From an optimization exercise on the open Yosys and OpenROAD flow, aimed at small area; shortcuts taken in it are not production practice. The RTL was checked by simulation tests, not by an equivalence proof against the original design. The series may have gaps, and a smaller design here may also do less where the tests do not look.

`flow/run.sh`:
```
#!/bin/bash
# synth_recipe.tcl (not shown) runs the flow's synth.tcl, then flattens the netlist and writes it again
# the make line also repeats each setting of config.mk as NAME=value (left out here)
make -C /OpenROAD-flow-scripts/flow DESIGN_CONFIG=/design/flow/config.mk WORK_HOME=/design/flow/orfs CLKGATE_MAP_FILE= SYNTH_SCRIPT=/design/flow/synth_recipe.tcl finish
```
`flow/config.mk`:
```
export PLATFORM = sky130hd
export DESIGN_NAME = Display
export DESIGN_NICKNAME = Display
export VERILOG_FILES = /design/flow/design.v
export SDC_FILE = /design/flow/constraint.sdc
export NUM_CORES = 4
export LEC_CHECK = 0
export CAP_MARGIN = 20
export CORE_MARGIN = 2
export CORE_UTILIZATION = 40
export SLEW_MARGIN = 20
```
`flow/constraint.sdc`:
```
create_clock -name core_clock -period 50.0 [get_ports {clk}]
set_input_delay 10.0000 -clock core_clock [delete_from_list [all_inputs] [get_ports {clk}]]
set_output_delay 10.0000 -clock core_clock [all_outputs]
set_load 0.01 [all_outputs]
```
`flow/design.v`:
```
module BCD (in, dot, temp);
input wire [3:0] in;
input dot;
output reg [7:0] temp;
            always @(*) begin
                case(in)
                    4'b0000:
                    temp = 8'b00000001;
                    4'b0001:
                    temp = 8'b01001111;
                    4'b0010:
                    temp = 8'b00010010;
                    4'b0011:
                    temp = 8'b00000110;
                    4'b0100:
                    temp = 8'b01001100;
                    4'b0101:
                    temp = 8'b00100100;
                    4'b0110:
                    temp = 8'b00100000;
                    4'b0111:
                    temp = 8'b00001111;
                    4'b1000:
                    temp = 8'b00000000;
                    4'b1001:
                    temp = 8'b00000100;
                    4'b1010:
                    temp = 8'b01111110;
                    4'b1011:
                    temp = 8'b01100000;
                    4'b1100:
                    temp = 8'b00110001;
                    4'b1101:
                    temp = 8'b01000010;
                    4'b1110:
                    temp = 8'b00110000;
                    4'b1111:
                    temp = 8'b00111000;
                endcase
           if( dot ==1'b1)
           begin
           temp[7] = 1;
           end
           else if ( dot == 1'b0)
           begin
           temp[7] = 0;
           end
end  
endmodule
module Binary_Counter #(parameter n=4)(input clk, reset, en, UpDown, Inc, output [n-1:0]count);
reg [n-1:0]temp;
always @(posedge clk) begin
 if (reset == 1)
 temp <= 3'd0; 
 else if (en == 1) begin
    if((UpDown ==1)&&(Inc == 0) )
        temp <= temp-1;
    else if ((UpDown ==1)&&(Inc ==1))
             temp <= temp-2;
     else if((UpDown ==0)&&(Inc == 0))
        temp <= temp + 1;
     else
            temp <= temp + 2;
            end
end
assign count =temp;
endmodule
module calc(input clk, input rst, input [8:0]B, output reg [14:0] result, output reg dot);
reg [3:0] Digit1;
reg [3:0] Digit2;
reg [3:0] Digit3;
reg [3:0] Digit4;
reg [8:0] B_q;
reg [6:0]firstpart;
reg [6:0]secondpart;
always @ (posedge clk)
begin
if (rst == 1'b1)
begin
B_q <= 9'd0;
Digit1 <= 4'd0;
Digit2 <= 4'd0;
Digit3 <= 4'd0;
Digit4 <= 4'd0;
end
else
begin
B_q <= B;
if (B != B_q)
begin
if(B[0] == 1'b1)
begin 
if (Digit1 != 4'd9)
begin
Digit1 <= Digit1 + 4'd1;
end
else if (Digit1 == 4'd9)
begin
Digit1 <= 4'd0;
end
end
if(B[1] == 1'b1)
begin 
if (Digit2 != 4'd9)
begin
Digit2 <= Digit2 + 4'd1;
end
else if (Digit2 == 4'd9)
begin
Digit2 <= 4'd0;
end
end
if(B[2] == 1'b1)
begin 
if (Digit3 != 4'd9)
begin
Digit3 <= Digit3 + 4'd1;
end
else if (Digit3 == 4'd9)
begin
Digit3 <= 4'd0;
end
end
if(B[3] == 1'b1)
begin 
if (Digit4 != 4'd9)
begin
Digit4 <= Digit4 + 4'd1;
end
else if (Digit4 == 4'd9)
begin
Digit4 <= 4'd0;
end
end
end
end
end
always @ (*)
begin
firstpart = Digit2 + (Digit1 * 4'b1010);
secondpart = Digit4 + (Digit3 *4'b1010);
result = secondpart + (firstpart *7'b1100100);
dot = 0;
if (B_q[4] == 1'b1)
begin
result = firstpart + secondpart;
dot = 1;
end
if (B_q[5] == 1'b1)
begin
dot = 1;
if(firstpart < secondpart) begin
result = (secondpart - firstpart);
result[14] = 1'b1;
end
else
begin
result = firstpart - secondpart;
end
end
if (B_q[6] == 1'b1)
begin
dot = 1;
result = firstpart * secondpart;
end
if (B_q[7] == 1'b1)
begin
dot = 1;
if (secondpart == 7'd0)
result = 15'd0;
else
result = firstpart / secondpart;
end
if(B_q[8] == 1'b1)
begin
dot = 0;
result = secondpart + (firstpart *7'b1100100);
end
end
endmodule
module Clock_Divider #(parameter n=500000) (input clk,rst, output clk_out, output tick);
reg [31:0]count;
reg clk_ou;
assign tick = (count == n-1) && (clk_ou == 1'b0);
always @(posedge clk) begin
        if (rst == 1'b1) begin
       count <= 32'b0;
   clk_ou <= 1'b0;
end
else if (count ==n-1)begin
       count <=32'b0;
   clk_ou<=~clk_ou;
end
else
     count<=count+1;
end
assign clk_out=clk_ou;
endmodule
module Decoder(input [1:0]in, output [3:0]out);
assign out[0]= ~((~in[0]) & (~in[1]));
assign out[1]= ~((~in[1]) & (in[0]));
assign out[2]= ~(in[1] & (~ in[0]));
assign out[3]= ~(in[0] & in[1]) ;
endmodule
module MUX(input [7:0]sec1,sec2,min1,min2, input [1:0] sel , output reg [7:0] inseg );
always @(*) begin
case(sel)
2'b00:inseg=sec1;
2'b01:inseg=sec2;
2'b10:inseg=min1;
2'b11:inseg=min2;
endcase
end
endmodule
module mux_4_to_1(i,y,sel);
input [3:0]i;
input [1:0]sel;
output y;
assign y=(sel[1])?((sel[0])?i[3]:i[2]):((sel[0])?i[1]:i[0]);
endmodule
module mux4x1_7bits (i0, i1, i2, i3, y, sel);
    input  [6:0]i0, i1, i2, i3 ;
    input  [1:0] sel;
    output [6:0]y;
assign y=(sel[1])?((sel[0])? i3: i2):((sel[0])?i1 : i0);
endmodule
module Splitter (input [14:0] result, output reg[3:0] digit1,output reg[3:0]digit2,output reg[3:0]digit3,output reg[3:0]digit4);
always @ (result)
begin
if(result[14] == 1)
begin
digit4 = 4'b1010;
end
else
begin
digit4 = (result[13:0]/10'b1111101000) % 4'b1010;
end
digit1 = result[13:0] % 4'b1010;
digit2 = (result[13:0]/4'b1010) % 4'b1010;
digit3 = (result[13:0]/7'b1100100) % 4'b1010;
end
endmodule
module Display #(parameter DIV=8) (input [8:0]B,input clk,input rst,output [7:0] mux_out,output [3:0]decoder_out);
wire clk_out;
wire tick;
wire[7:0] ssd_out1,ssd_out2, ssd_out3, ssd_out4;
wire [1:0] count;
wire[14:0] w;
wire [3:0] d1;
wire [3:0] d2;
wire [3:0] d3;
wire [3:0] d4;
wire dot;
calc c (.clk(clk), .rst(rst), .B(B),.result(w), .dot(dot));
Splitter S (.result(w), .digit1(d1), .digit2(d2), .digit3(d3), .digit4(d4));
Clock_Divider #(DIV) cd(clk,rst, clk_out, tick);
BCD s1 (d4, 1'b1, ssd_out1);
BCD s3 (d3,1'b0, ssd_out2);
BCD s2 (d2,dot, ssd_out3);
BCD s4 (d1,1'b1, ssd_out4);
Binary_Counter  #(2) nc(clk, rst, tick, 1'b0, 1'b0, count );
Decoder decod (count, decoder_out);
MUX our_mux (ssd_out1, ssd_out2, ssd_out3, ssd_out4, count, mux_out);
endmodule
```
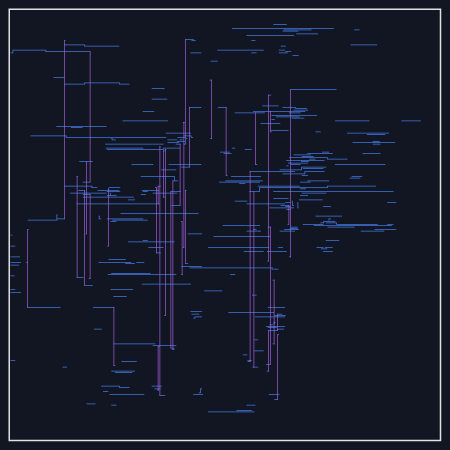
Fig. 1. Routed metal, one color a layer (run 1).
Scale: 2 px per um. Only two layers are drawn.
Key: met4 = purple [wire length 1740 um]; met3 = blue [wire length 2580 um]

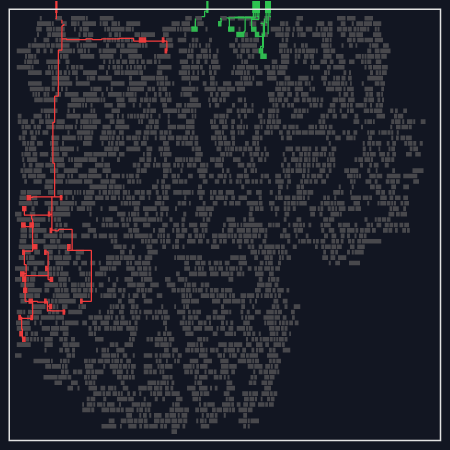
Fig. 2. Port wiring (run 1).
Scale: 2 px per um.
Key: rst = red [bits 1, direction input, end cells 29, wire 417 um]; mux_out = green [bits 8, direction output, end cells 8, wire 140 um]
Port Buffers: 22
# IOs: 23

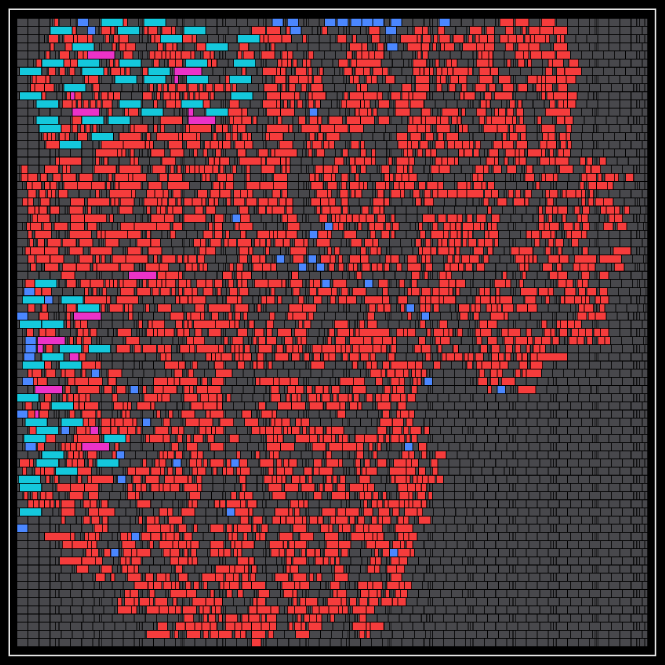
Fig. 3. Cells colored by class (run 1).
Scale: 3 px per um. Fill, decap, tap and diode cells in gray.
Key: all other logic = red [cells 2284]; flip-flops = cyan [cells 60]; clock drivers and dummy loads = magenta [cells 16]; other buffers and delay cells = blue [cells 51]
Placeable Area: 44030 sq um
sequential share of cell area: 6.393%
final instance area: 18790 sq um

==> flow_metrics.tcl, run 1 <==
set metrics [dict create \
    crit_path_end_kind "output port" \
    synth_area_leaders "ha_1 (16%), dfxtp_1 (6.7%), nor2_1 (5.0%)" \
    path_class "flop to output port" \
    met1_length_um 25770 \
    reg2reg_to "cd.count[31]$_SDFF_PP0_" \
    max_slew_margin_pct 25.88 \
    antenna_found_initial 0 \
    critPathMaxStageDelay_ns 0.62 \
    rows 77 \
    period_needed_ns 46.86 \
    clkTransAtPathRegs_ns 0.05 \
    first_pass_iters 6 \
    use_met2_pct 40.12 \
    min_from "cd.count[0]$_SDFF_PP0_" \
    slew_violations 0 \
    netlist_instances 2448 \
    clock_buffers 12 \
    maxUsedRoutingLayer "met4" \
    final_cell_count_no_fill 3003 \
    die_h_um 214.9 \
    insertion_delay_ns 0.34 \
    synth_simple_gate_area_share_pct 25.35 \
    die-width_um 214.9 \
    cts_tree "built" \
    place_worst_setup_slack_ns 4.287 \
    cts_setup_buffers 0 \
    die_area_sq_um 46190 \
    yosysUniqueCellTypes 128 \
    ctsResizeCount 0 \
    multi_input_comb_cells 2146 \
    cp_common_cell "o21a_1" \
    tightest_slew_ns 1.081 \
    nets 2684 \
    cts_inserted_buffers 9 \
    route.met3.wl_um 2581 \
    cap_violations 0 \
    grt_usage_pct 23.61 \
    synthXorXnorAreaFrac_pct 6.321 \
    drtAntennaViolNets 0 \
    synth_fa_ha_area_share_pct 20.49 \
    synth_top_area_cell "ha_1" \
    met3_usage_pct 1.670 \
    layout_common_cells "nor2_1 (235), ha_1 (233), nand2_1 (198)" \
    nonClockBufferCount 51 \
    postPlaceCellArea_sq_um 18520 \
    crit_family "compound AO/OA/AOI/OAI gates" \
    grt_pass1_wl_um 91030 \
    nonClockInverterCount 138 \
    drc 0 \
    design.seq.count 60 \
    nWellTaps 592 \
    synthMuxAreaShare_pct 4.626 \
    cts_num_sinks 60 \
    grt_max_degree 33 \
    outcome "complete, no violations" \
    biggestCellCategory "multi-input combinational cells" \
    clock_area_share_pct 1.398 \
    layout_commonest_cell "nor2_1" \
    syn_to_final_growth_pct 5.583 \
    min_path_cells 1 \
    route.met2.wl_um 26150 \
    synth_fp_nets 2726 \
    cts_buffer_depth 2 \
    syn_avg_cell_area_sq_um 7.270 \
    routed_wl_um 56240 \
    dp_hpwl_um 44350 \
    drive_above_1_share_pct 6.885 \
    timing.hold.ws_ns 0.4541 \
    crit_buf_inv 6 \
    synth_edf_count 0 \
    r2r_cells 12 \
    multi_input_area_share_pct 83.18 \
    multi_input_area_sq_um 15630 \
    critPathLaunch "c.Digit1[1]$_SDFFE_PP0P_" \
    finalHoldViolCount 0 \
    grt_pass1_vias 17470 \
    path_depth 148 \
    overflow 0 \
    synth_top_cells_by_count "nor2_1 (235), ha_1 (233), nand2_1 (198)" \
    synth_most_common_cell "nor2_1" \
    crit_slowest_cell "or4_1" \
    diodes 0 \
    seq_area_sq_um 1201 \
    crit_path_start_kind "flop" \
    fin_util_pct 42.68 \
    fin_skew_ns 0.005336 \
    gp_congestion 0.9307 \
    routedWlPerCell_um 18.73 \
    reg_top3 "cd.count: 32 flops, c.B_q: 9 flops" \
    clockRootBuffer "clkbuf_16" \
    rrSetupSlack_ns 47.39 \
    place_inst 2987 \
    yosysSeqAreaShare_pct 6.750 \
    setup_viol 0 \
    top_register "cd.count" \
    final.setup.tns_ns 0 \
    synth_top_family_by_area "compound AO/OA/AOI/OAI gates" \
    finalCritPeriodShare_pct 93.71 \
    crit_path_max_fanout 17 \
    yosys_most_used_dff "dfxtp_1" \
    dr.first_iter.drc_count 1666 \
    htree_levels 3 \
    largest_reg_flops 32 \
    arrival_ns 36.86 \
    synth_area_sq_um 17800 \
    fillCellCount 4550 \
    max_freq_mhz 21.34 \
    start_util_pct 40.42 \
    busiest_layer "met2" \
    worstPathRequired_ns 40.00 \
    endpoint "mux_out[3]" \
    vias 18600 \
    hold_end "cd.count[0]$_SDFF_PP0_" \
    rsz0062_at_grt "false" \
    yosys_warnings 6 \
    routed_via_density 6.194 \
    fin_ws_ns 3.144 \
    cts_hold_buf 0 \
    use_met1_pct 31.62 \
    buf_share_pct 2.331 \
    async_flop_share_pct 0 \
    hold_class "flop to flop" \
    synth_compound_area_share_pct 30.96 \
    ys_seq_elements 60 \
    synth_top_area_share_pct 16.38 \
    r2r-start "cd.count[8]$_SDFF_PP0_" \
]
Fig. 4: run 1, M1 wires
Scale: 2 px per um.
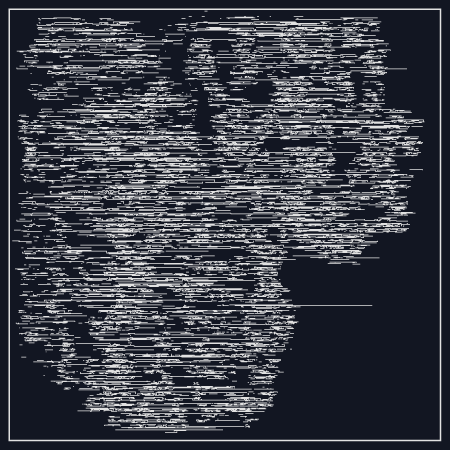

==> run 2: a larger rewrite; changed files in full <==
==> flow/design.v <==
module Display #(parameter DIV=8) (input [8:0]B,input clk,input rst,output [7:0] mux_out,output [3:0]decoder_out);
reg [3:0] D1, D2, D3, D4;
reg [8:0] Bq;
reg [5:0] rc;
wire [1:0] sel = rc[5:4];
wire chg = |(B ^ Bq);
always @(posedge clk) begin
  if (rst) begin
    Bq <= 9'd0; D1 <= 4'd0; D2 <= 4'd0; D3 <= 4'd0; D4 <= 4'd0;
    rc <= 6'b001000;
  end else begin
    Bq <= B;
    rc <= rc + 6'd1;
    if (chg & B[0]) D1 <= (D1[3] & D1[0]) ? 4'd0 : D1 + 4'd1;
    if (chg & B[1]) D2 <= (D2[3] & D2[0]) ? 4'd0 : D2 + 4'd1;
    if (chg & B[2]) D3 <= (D3[3] & D3[0]) ? 4'd0 : D3 + 4'd1;
    if (chg & B[3]) D4 <= (D4[3] & D4[0]) ? 4'd0 : D4 + 4'd1;
  end
end
wire m_div = ~Bq[8] & Bq[7];
wire m_mul = ~Bq[8] & ~Bq[7] & Bq[6];
wire m_dif = ~Bq[8] & ~Bq[7] & ~Bq[6] & Bq[5];
wire m_sum = ~Bq[8] & ~Bq[7] & ~Bq[6] & ~Bq[5] & Bq[4];
wire m_cat = ~(m_div | m_mul | m_dif | m_sum);
wire [6:0] fst, snd;
conv10 cf (.a(D1), .b(D2), .y(fst));
conv10 cs (.a(D3), .b(D4), .y(snd));
wire sub = m_dif;
wire [7:0] asc;
wire [6:0] sx = snd ^ {7{sub}};
assign asc[0] = sub;
wire [7:0] sd;
genvar gi;
generate for (gi = 0; gi < 7; gi = gi + 1) begin : sdadd
  fa f (.a(fst[gi]), .b(sx[gi]), .c(asc[gi]), .s(sd[gi]), .co(asc[gi+1]));
end endgenerate
wire lt = sub & ~asc[7];
assign sd[7] = asc[7] & ~sub;
wire [6:0] ng = sd[6:0] ^ {7{lt}};
wire [7:0] ic;
wire [6:0] adf;
assign ic[0] = lt;
generate for (gi = 0; gi < 7; gi = gi + 1) begin : neg
  ha h (.a(ng[gi]), .b(ic[gi]), .s(adf[gi]), .co(ic[gi+1]));
end endgenerate
wire [7:0] sumdif = {sd[7], adf};
wire [13:0] prod;
wire [6:0] mt [0:6];
wire [7:0] mr [1:6];
genvar gj;
assign prod[0] = fst[0] & snd[0];
assign mt[0] = {1'b0, fst[6:1] & {6{snd[0]}}};
generate for (gi = 1; gi < 7; gi = gi + 1) begin : mrow
  wire [7:0] c;
  for (gj = 0; gj < 7; gj = gj + 1) begin : mcol
    if (gj == 0) ha h (.a(mt[gi-1][gj]), .b(fst[gj] & snd[gi]), .s(mr[gi][gj]), .co(c[gj+1]));
    else if (gj == 6 && gi == 1) ha h2 (.a(fst[gj] & snd[gi]), .b(c[gj]), .s(mr[gi][gj]), .co(c[gj+1]));
    else fa f (.a(mt[gi-1][gj]), .b(fst[gj] & snd[gi]), .c(c[gj]), .s(mr[gi][gj]), .co(c[gj+1]));
  end
  assign mr[gi][7] = c[7];
  assign prod[gi] = mr[gi][0];
  assign mt[gi] = mr[gi][7:1];
end endgenerate
assign prod[13:7] = mt[6];
wire [6:0] rem [0:7];
wire [6:0] quot;
wire [6:0] nb = ~snd;
wire [7:0] z;
assign z[0] = 1'b1;
generate for (gi = 1; gi < 7; gi = gi + 1) begin : zz
  assign z[gi] = z[gi-1] & ~snd[7-gi];
end endgenerate
assign rem[7] = fst;
generate for (gi = 6; gi >= 0; gi = gi - 1) begin : drow
  localparam W = 7 - gi;
  wire [W:0] c;
  wire [W-1:0] d;
  assign c[0] = 1'b1;
  for (gj = 0; gj < W; gj = gj + 1) begin : dcol
    fa f (.a(rem[gi+1][gi+gj]), .b(nb[gj]), .c(c[gj]), .s(d[gj]), .co(c[gj+1]));
  end
  assign quot[gi] = z[gi] & c[W];
  if (gi > 0) assign rem[gi] = quot[gi] ? {d, rem[gi+1][gi-1:0]} : rem[gi+1];
  else assign rem[gi] = quot[gi] ? d : rem[gi+1];
end endgenerate
wire dz = ~|snd;
wire [6:0] qv = quot & {7{~dz}};
wire [13:0] V = m_mul ? prod : m_div ? {7'd0, qv} : {6'd0, sumdif};
wire [15:0] bcd_s14 = 16'd0;
wire [15:0] pre13 = {4'd0, 4'd0, 4'd0, 4'd0};
wire [15:0] st13 = {pre13[14:0], V[13]};
wire [15:0] pre12 = {st13[15:12], st13[11:8], st13[7:4], st13[3:0]};
wire [15:0] st12 = {pre12[14:0], V[12]};
wire [15:0] pre11 = {st12[15:12], st12[11:8], st12[7:4], st12[3:0]};
wire [15:0] st11 = {pre11[14:0], V[11]};
wire [15:0] pre10 = {st11[15:12], st11[11:8], st11[7:4], st11[3:0]};
wire [15:0] st10 = {pre10[14:0], V[10]};
wire [3:0] a_9_0;
add3 u_9_0 (.d(st10[3:0]), .y(a_9_0));
wire [15:0] pre9 = {st10[15:12], st10[11:8], st10[7:4], a_9_0};
wire [15:0] st9 = {pre9[14:0], V[9]};
wire [3:0] a_8_0;
add3 u_8_0 (.d(st9[3:0]), .y(a_8_0));
wire [15:0] pre8 = {st9[15:12], st9[11:8], st9[7:4], a_8_0};
wire [15:0] st8 = {pre8[14:0], V[8]};
wire [3:0] a_7_0;
add3 u_7_0 (.d(st8[3:0]), .y(a_7_0));
wire [15:0] pre7 = {st8[15:12], st8[11:8], st8[7:4], a_7_0};
wire [15:0] st7 = {pre7[14:0], V[7]};
wire [3:0] a_6_0;
add3 u_6_0 (.d(st7[3:0]), .y(a_6_0));
wire [3:0] a_6_1;
add3 u_6_1 (.d(st7[7:4]), .y(a_6_1));
wire [15:0] pre6 = {st7[15:12], st7[11:8], a_6_1, a_6_0};
wire [15:0] st6 = {pre6[14:0], V[6]};
wire [3:0] a_5_0;
add3 u_5_0 (.d(st6[3:0]), .y(a_5_0));
wire [3:0] a_5_1;
add3 u_5_1 (.d(st6[7:4]), .y(a_5_1));
wire [15:0] pre5 = {st6[15:12], st6[11:8], a_5_1, a_5_0};
wire [15:0] st5 = {pre5[14:0], V[5]};
wire [3:0] a_4_0;
add3 u_4_0 (.d(st5[3:0]), .y(a_4_0));
wire [3:0] a_4_1;
add3 u_4_1 (.d(st5[7:4]), .y(a_4_1));
wire [15:0] pre4 = {st5[15:12], st5[11:8], a_4_1, a_4_0};
wire [15:0] st4 = {pre4[14:0], V[4]};
wire [3:0] a_3_0;
add3 u_3_0 (.d(st4[3:0]), .y(a_3_0));
wire [3:0] a_3_1;
add3 u_3_1 (.d(st4[7:4]), .y(a_3_1));
wire [3:0] a_3_2;
add3 u_3_2 (.d(st4[11:8]), .y(a_3_2));
wire [15:0] pre3 = {st4[15:12], a_3_2, a_3_1, a_3_0};
wire [15:0] st3 = {pre3[14:0], V[3]};
wire [3:0] a_2_0;
add3 u_2_0 (.d(st3[3:0]), .y(a_2_0));
wire [3:0] a_2_1;
add3 u_2_1 (.d(st3[7:4]), .y(a_2_1));
wire [3:0] a_2_2;
add3 u_2_2 (.d(st3[11:8]), .y(a_2_2));
wire [15:0] pre2 = {st3[15:12], a_2_2, a_2_1, a_2_0};
wire [15:0] st2 = {pre2[14:0], V[2]};
wire [3:0] a_1_0;
add3 u_1_0 (.d(st2[3:0]), .y(a_1_0));
wire [3:0] a_1_1;
add3 u_1_1 (.d(st2[7:4]), .y(a_1_1));
wire [3:0] a_1_2;
add3 u_1_2 (.d(st2[11:8]), .y(a_1_2));
wire [15:0] pre1 = {st2[15:12], a_1_2, a_1_1, a_1_0};
wire [15:0] st1 = {pre1[14:0], V[1]};
wire [3:0] a_0_0;
add3 u_0_0 (.d(st1[3:0]), .y(a_0_0));
wire [3:0] a_0_1;
add3 u_0_1 (.d(st1[7:4]), .y(a_0_1));
wire [3:0] a_0_2;
add3 u_0_2 (.d(st1[11:8]), .y(a_0_2));
wire [15:0] pre0 = {st1[15:12], a_0_2, a_0_1, a_0_0};
wire [15:0] st0 = {pre0[14:0], V[0]};
wire [3:0] th = st0[15:12], hu = st0[11:8], te = st0[7:4], on = st0[3:0];
reg [3:0] code;
reg dp;
always @(*) begin
  case (sel)
    2'd0: begin code = m_cat ? D1 : (lt ? 4'd10 : th); dp = 1'b1; end
    2'd1: begin code = m_cat ? D2 : hu; dp = 1'b0; end
    2'd2: begin code = m_cat ? D3 : te; dp = ~m_cat; end
    default: begin code = m_cat ? D4 : on; dp = 1'b1; end
  endcase
end
reg [6:0] seg;
always @(*) begin
  case (code)
    4'd0: seg = 7'b0000001;
    4'd1: seg = 7'b1001111;
    4'd2: seg = 7'b0010010;
    4'd3: seg = 7'b0000110;
    4'd4: seg = 7'b1001100;
    4'd5: seg = 7'b0100100;
    4'd6: seg = 7'b0100000;
    4'd7: seg = 7'b0001111;
    4'd8: seg = 7'b0000000;
    4'd9: seg = 7'b0000100;
    default: seg = 7'b1111110;
  endcase
end
assign mux_out = {dp, seg};
assign decoder_out = ~(4'b0001 << sel);
endmodule
module fa (input a, b, c, output s, co);
assign s = a ^ b ^ c;
assign co = (a & b) | (c & (a ^ b));
endmodule
module ha (input a, b, output s, co);
assign s = a ^ b;
assign co = a & b;
endmodule
module conv10 (input [3:0] a, b, output [6:0] y);
wire [3:0] s; wire c1, c2, c3, d3, d4, d5;
ha h0 (.a(a[0]), .b(b[1]), .s(s[0]), .co(c1));
fa f1 (.a(a[1]), .b(b[2]), .c(c1), .s(s[1]), .co(c2));
fa f2 (.a(a[2]), .b(b[3]), .c(c2), .s(s[2]), .co(c3));
assign s[3] = a[3] ^ c3;
assign y[0] = b[0];
assign y[1] = s[0];
assign y[2] = s[1];
ha h2 (.a(s[2]), .b(a[0]), .s(y[3]), .co(d3));
fa f3 (.a(s[3]), .b(a[1]), .c(d3), .s(y[4]), .co(d4));
ha h4 (.a(a[2]), .b(d4), .s(y[5]), .co(d5));
assign y[6] = a[3] ^ d5;
endmodule
module add3 (input [3:0] d, output [3:0] y);
wire c = d[3] | (d[2] & (d[1] | d[0]));
assign y[3] = c;
assign y[2] = (d[2] & ~c) | (d[3] & d[0]);
assign y[1] = c ? (d[3] ? ~d[0] : (d[1] & d[0])) : d[1];
assign y[0] = d[0] ^ c;
endmodule
==> flow/config.mk <==
export PLATFORM = sky130hd
export DESIGN_NAME = Display
export DESIGN_NICKNAME = Display
export VERILOG_FILES = /design/flow/design.v
export SDC_FILE = /design/flow/constraint.sdc
export NUM_CORES = 4
export LEC_CHECK = 0
export ABC_AREA = 1
export CAP_MARGIN = 20
export CORE_MARGIN = 2
export CORE_UTILIZATION = 40
export SLEW_MARGIN = 20
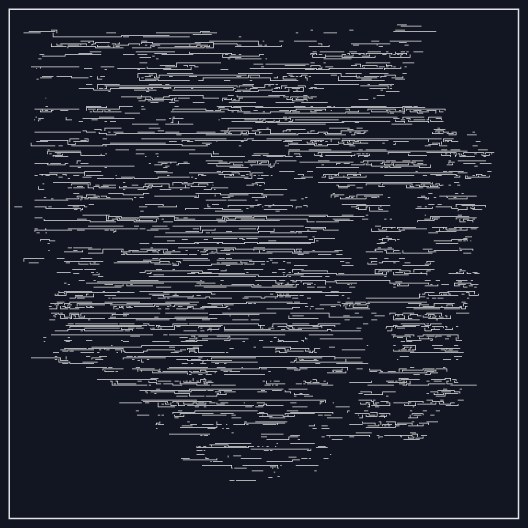
Fig. 5. M1 wires (run 2).
Scale: 4 px per um.
The layer holds 50% of the routed length. 979 nets have wire on it. The layer carries 7360 um of wire.
met1 Track Usage GR: 28.01%
DR vias: 5544
Total Wirelength: 14750 um

==> run 2 against run 1 <==
- die area down 65%
- cell area down 65%
- cell count down 63%
- global-route usage down 4.6 points
- setup slack better by 22 ns
- critical endpoint is now mux_out[5]
- synthesized cell count down 63%
- via count down 70%
- maximum frequency up 90%
==> flow_metrics.tcl, run 2 <==
set metrics [dict create \
    outcome "complete, no violations" \
    max_freq_mhz 40.47 \
    finalHoldViolCount 0 \
    nWellTaps 184 \
    netlist_instances 914 \
    synth_fp_nets 1036 \
    die_area_sq_um 16110 \
    ys_seq_elements 31 \
    cts_tree "built" \
    cts_inserted_buffers 5 \
    buf_share_pct 3.321 \
    tightest_slew_ns 0.7778 \
    drive_above_1_share_pct 8.128 \
    reg2reg_to "D1[1]$_SDFFE_PP0P_" \
    cts_buffer_depth 2 \
    period_needed_ns 24.71 \
    r2r_cells 8 \
    timing.hold.ws_ns 0.4457 \
    final.setup.tns_ns 0 \
    cp_common_cell "fa_1" \
    cts_hold_buf 0 \
    synth_edf_count 0 \
    crit_buf_inv 16 \
    synth_area_sq_um 6046 \
    multi_input_area_share_pct 70.45 \
    crit_family "adder cells" \
    rsz0062_at_grt "false" \
    crit_path_end_kind "output port" \
    nets 1056 \
    ctsResizeCount 0 \
    biggestCellCategory "multi-input combinational cells" \
    critPathLaunch "D4[1]$_SDFFE_PP0P_" \
    die-width_um 126.9 \
    insertion_delay_ns 0.27 \
    overflow 0 \
    r2r-start "Bq[6]$_SDFF_PP0_" \
    htree_levels 2 \
    yosysSeqAreaShare_pct 10.26 \
    met3_usage_pct 2.362 \
    crit_slowest_cell "fa_1" \
    synth_top_family_by_area "simple AND/OR/NAND/NOR gates" \
    postPlaceCellArea_sq_um 6456 \
    cts_num_sinks 31 \
    crit_path_max_fanout 8 \
    syn_to_final_growth_pct 9.665 \
    finalCritPeriodShare_pct 49.42 \
    clockRootBuffer "clkbuf_16" \
    io_buffer_count 22 \
    arrival_ns 14.71 \
    yosys_warnings 1 \
    start_util_pct 41.29 \
    top_register "Bq" \
    grt_usage_pct 19.03 \
    nonClockBufferCount 22 \
    diodes 0 \
    die_h_um 126.9 \
    clock_area_share_pct 2.623 \
    multi_input_comb_cells 684 \
    seq_area_sq_um 620.6 \
    fillCellCount 1539 \
    syn_avg_cell_area_sq_um 6.615 \
    path_depth 69 \
    slew_violations 0 \
    fin_ws_ns 25.29 \
    multi_input_area_sq_um 4671 \
    reg_top3 "Bq: 9 flops, rc: 6 flops" \
    place_inst 1111 \
    yosysUniqueCellTypes 46 \
    grt_max_degree 19 \
    first_pass_iters 5 \
    final_cell_count_no_fill 1119 \
    synth_area_leaders "fa_1 (21%), nand2_1 (17%), dfxtp_1 (10%)" \
    place_worst_setup_slack_ns 25.59 \
    fin_area_sq_um 6630 \
    worstPathRequired_ns 40.00 \
    nonClockInverterCount 190 \
    cts_setup_buffers 0 \
    rrSetupSlack_ns 48.18 \
    synth_most_common_cell "nand2_1" \
    synthXorXnorAreaFrac_pct 3.332 \
    drtAntennaViolNets 0 \
    critPathMaxStageDelay_ns 0.70 \
    design.portCount 23 \
    min_from "rc[0]$_SDFF_PP0_" \
    crit_path_start_kind "flop" \
    setup_viol 0 \
    synthMuxAreaShare_pct 0.1656 \
    synth_top_area_share_pct 20.53 \
    synth_top_area_cell "fa_1" \
    layout_commonest_cell "nand2_1" \
    rows 44 \
    grt_pass1_vias 5214 \
    routed_via_density 4.954 \
    hold_class "flop to flop" \
    dr.first_iter.drc_count 282 \
    synth_fa_ha_area_share_pct 30.67 \
    antenna_found_initial 0 \
    synth_compound_area_share_pct 11.96 \
    synth_top_cells_by_count "nand2_1 (266), inv_1 (165), nor2_1 (70)" \
    synth_simple_gate_area_share_pct 31.13 \
    endpoint "mux_out[5]" \
    drc 0 \
    fin_skew_ns 0.003752 \
    route.met2.wl_um 6567 \
    routedWlPerCell_um 13.18 \
    gp_congestion 0.8948 \
]
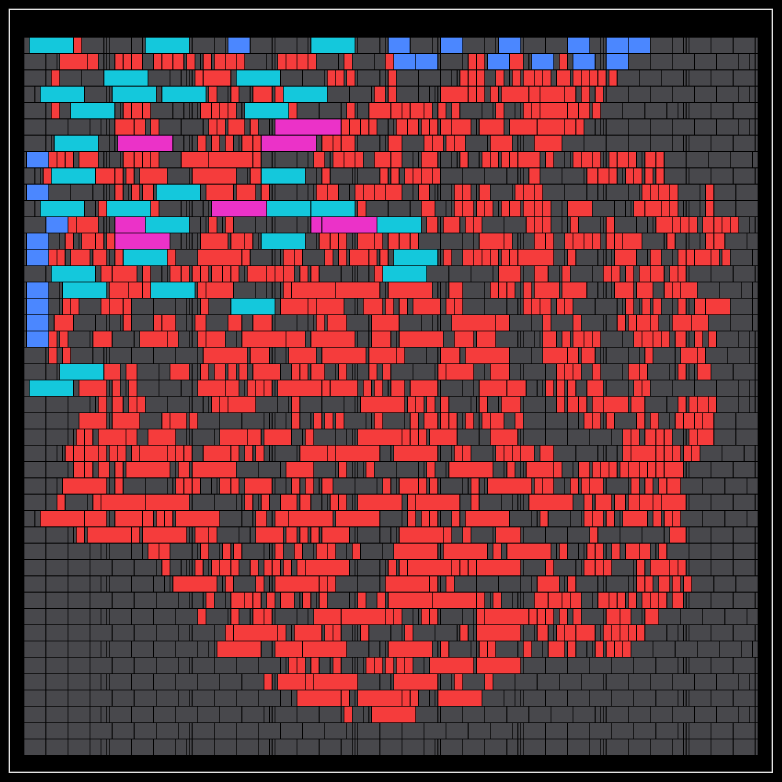
Fig. 6. Cells colored by class (run 2).
Scale: 6 px per um. Fill, decap, tap and diode cells in gray.
Key: other buffers and delay cells = blue [cells 22]; all other logic = red [cells 874]; clock drivers and dummy loads = magenta [cells 8]; flip-flops = cyan [cells 31]
sequential share of cell area: 9.360%
Placeable Area: 14640 sq um
post-layout util: 45.28%

-- port drivers added, routing unchanged --
How much do the figures lean on ideal ports? The routed layouts below were timed once more, with nothing changed but the port constraints. Step 1, drivers: a clkbuf_16 drives clk and a buf_2 each remaining input, both assumed. Step 2, shift: input delay + t, output delay - t, t = (earliest + latest rising clock arrival at the registers) / 2. This alone moves slack from input paths to output paths. Three values: ideal ports, drivers, drivers and shift; two values: the first two.
run	t, ns	setup WS [ns]	latest minus earliest clock arrival (ns)	worst data-port slew with drivers (ns)
run 1	0.381	3.144 / 3.102 / 3.483	0.009 / 0.009	0.04
run 2	0.306	25.291 / 25.255 / 25.562	0.004 / 0.003	0.03
After both steps every run listed still meets setup and hold.
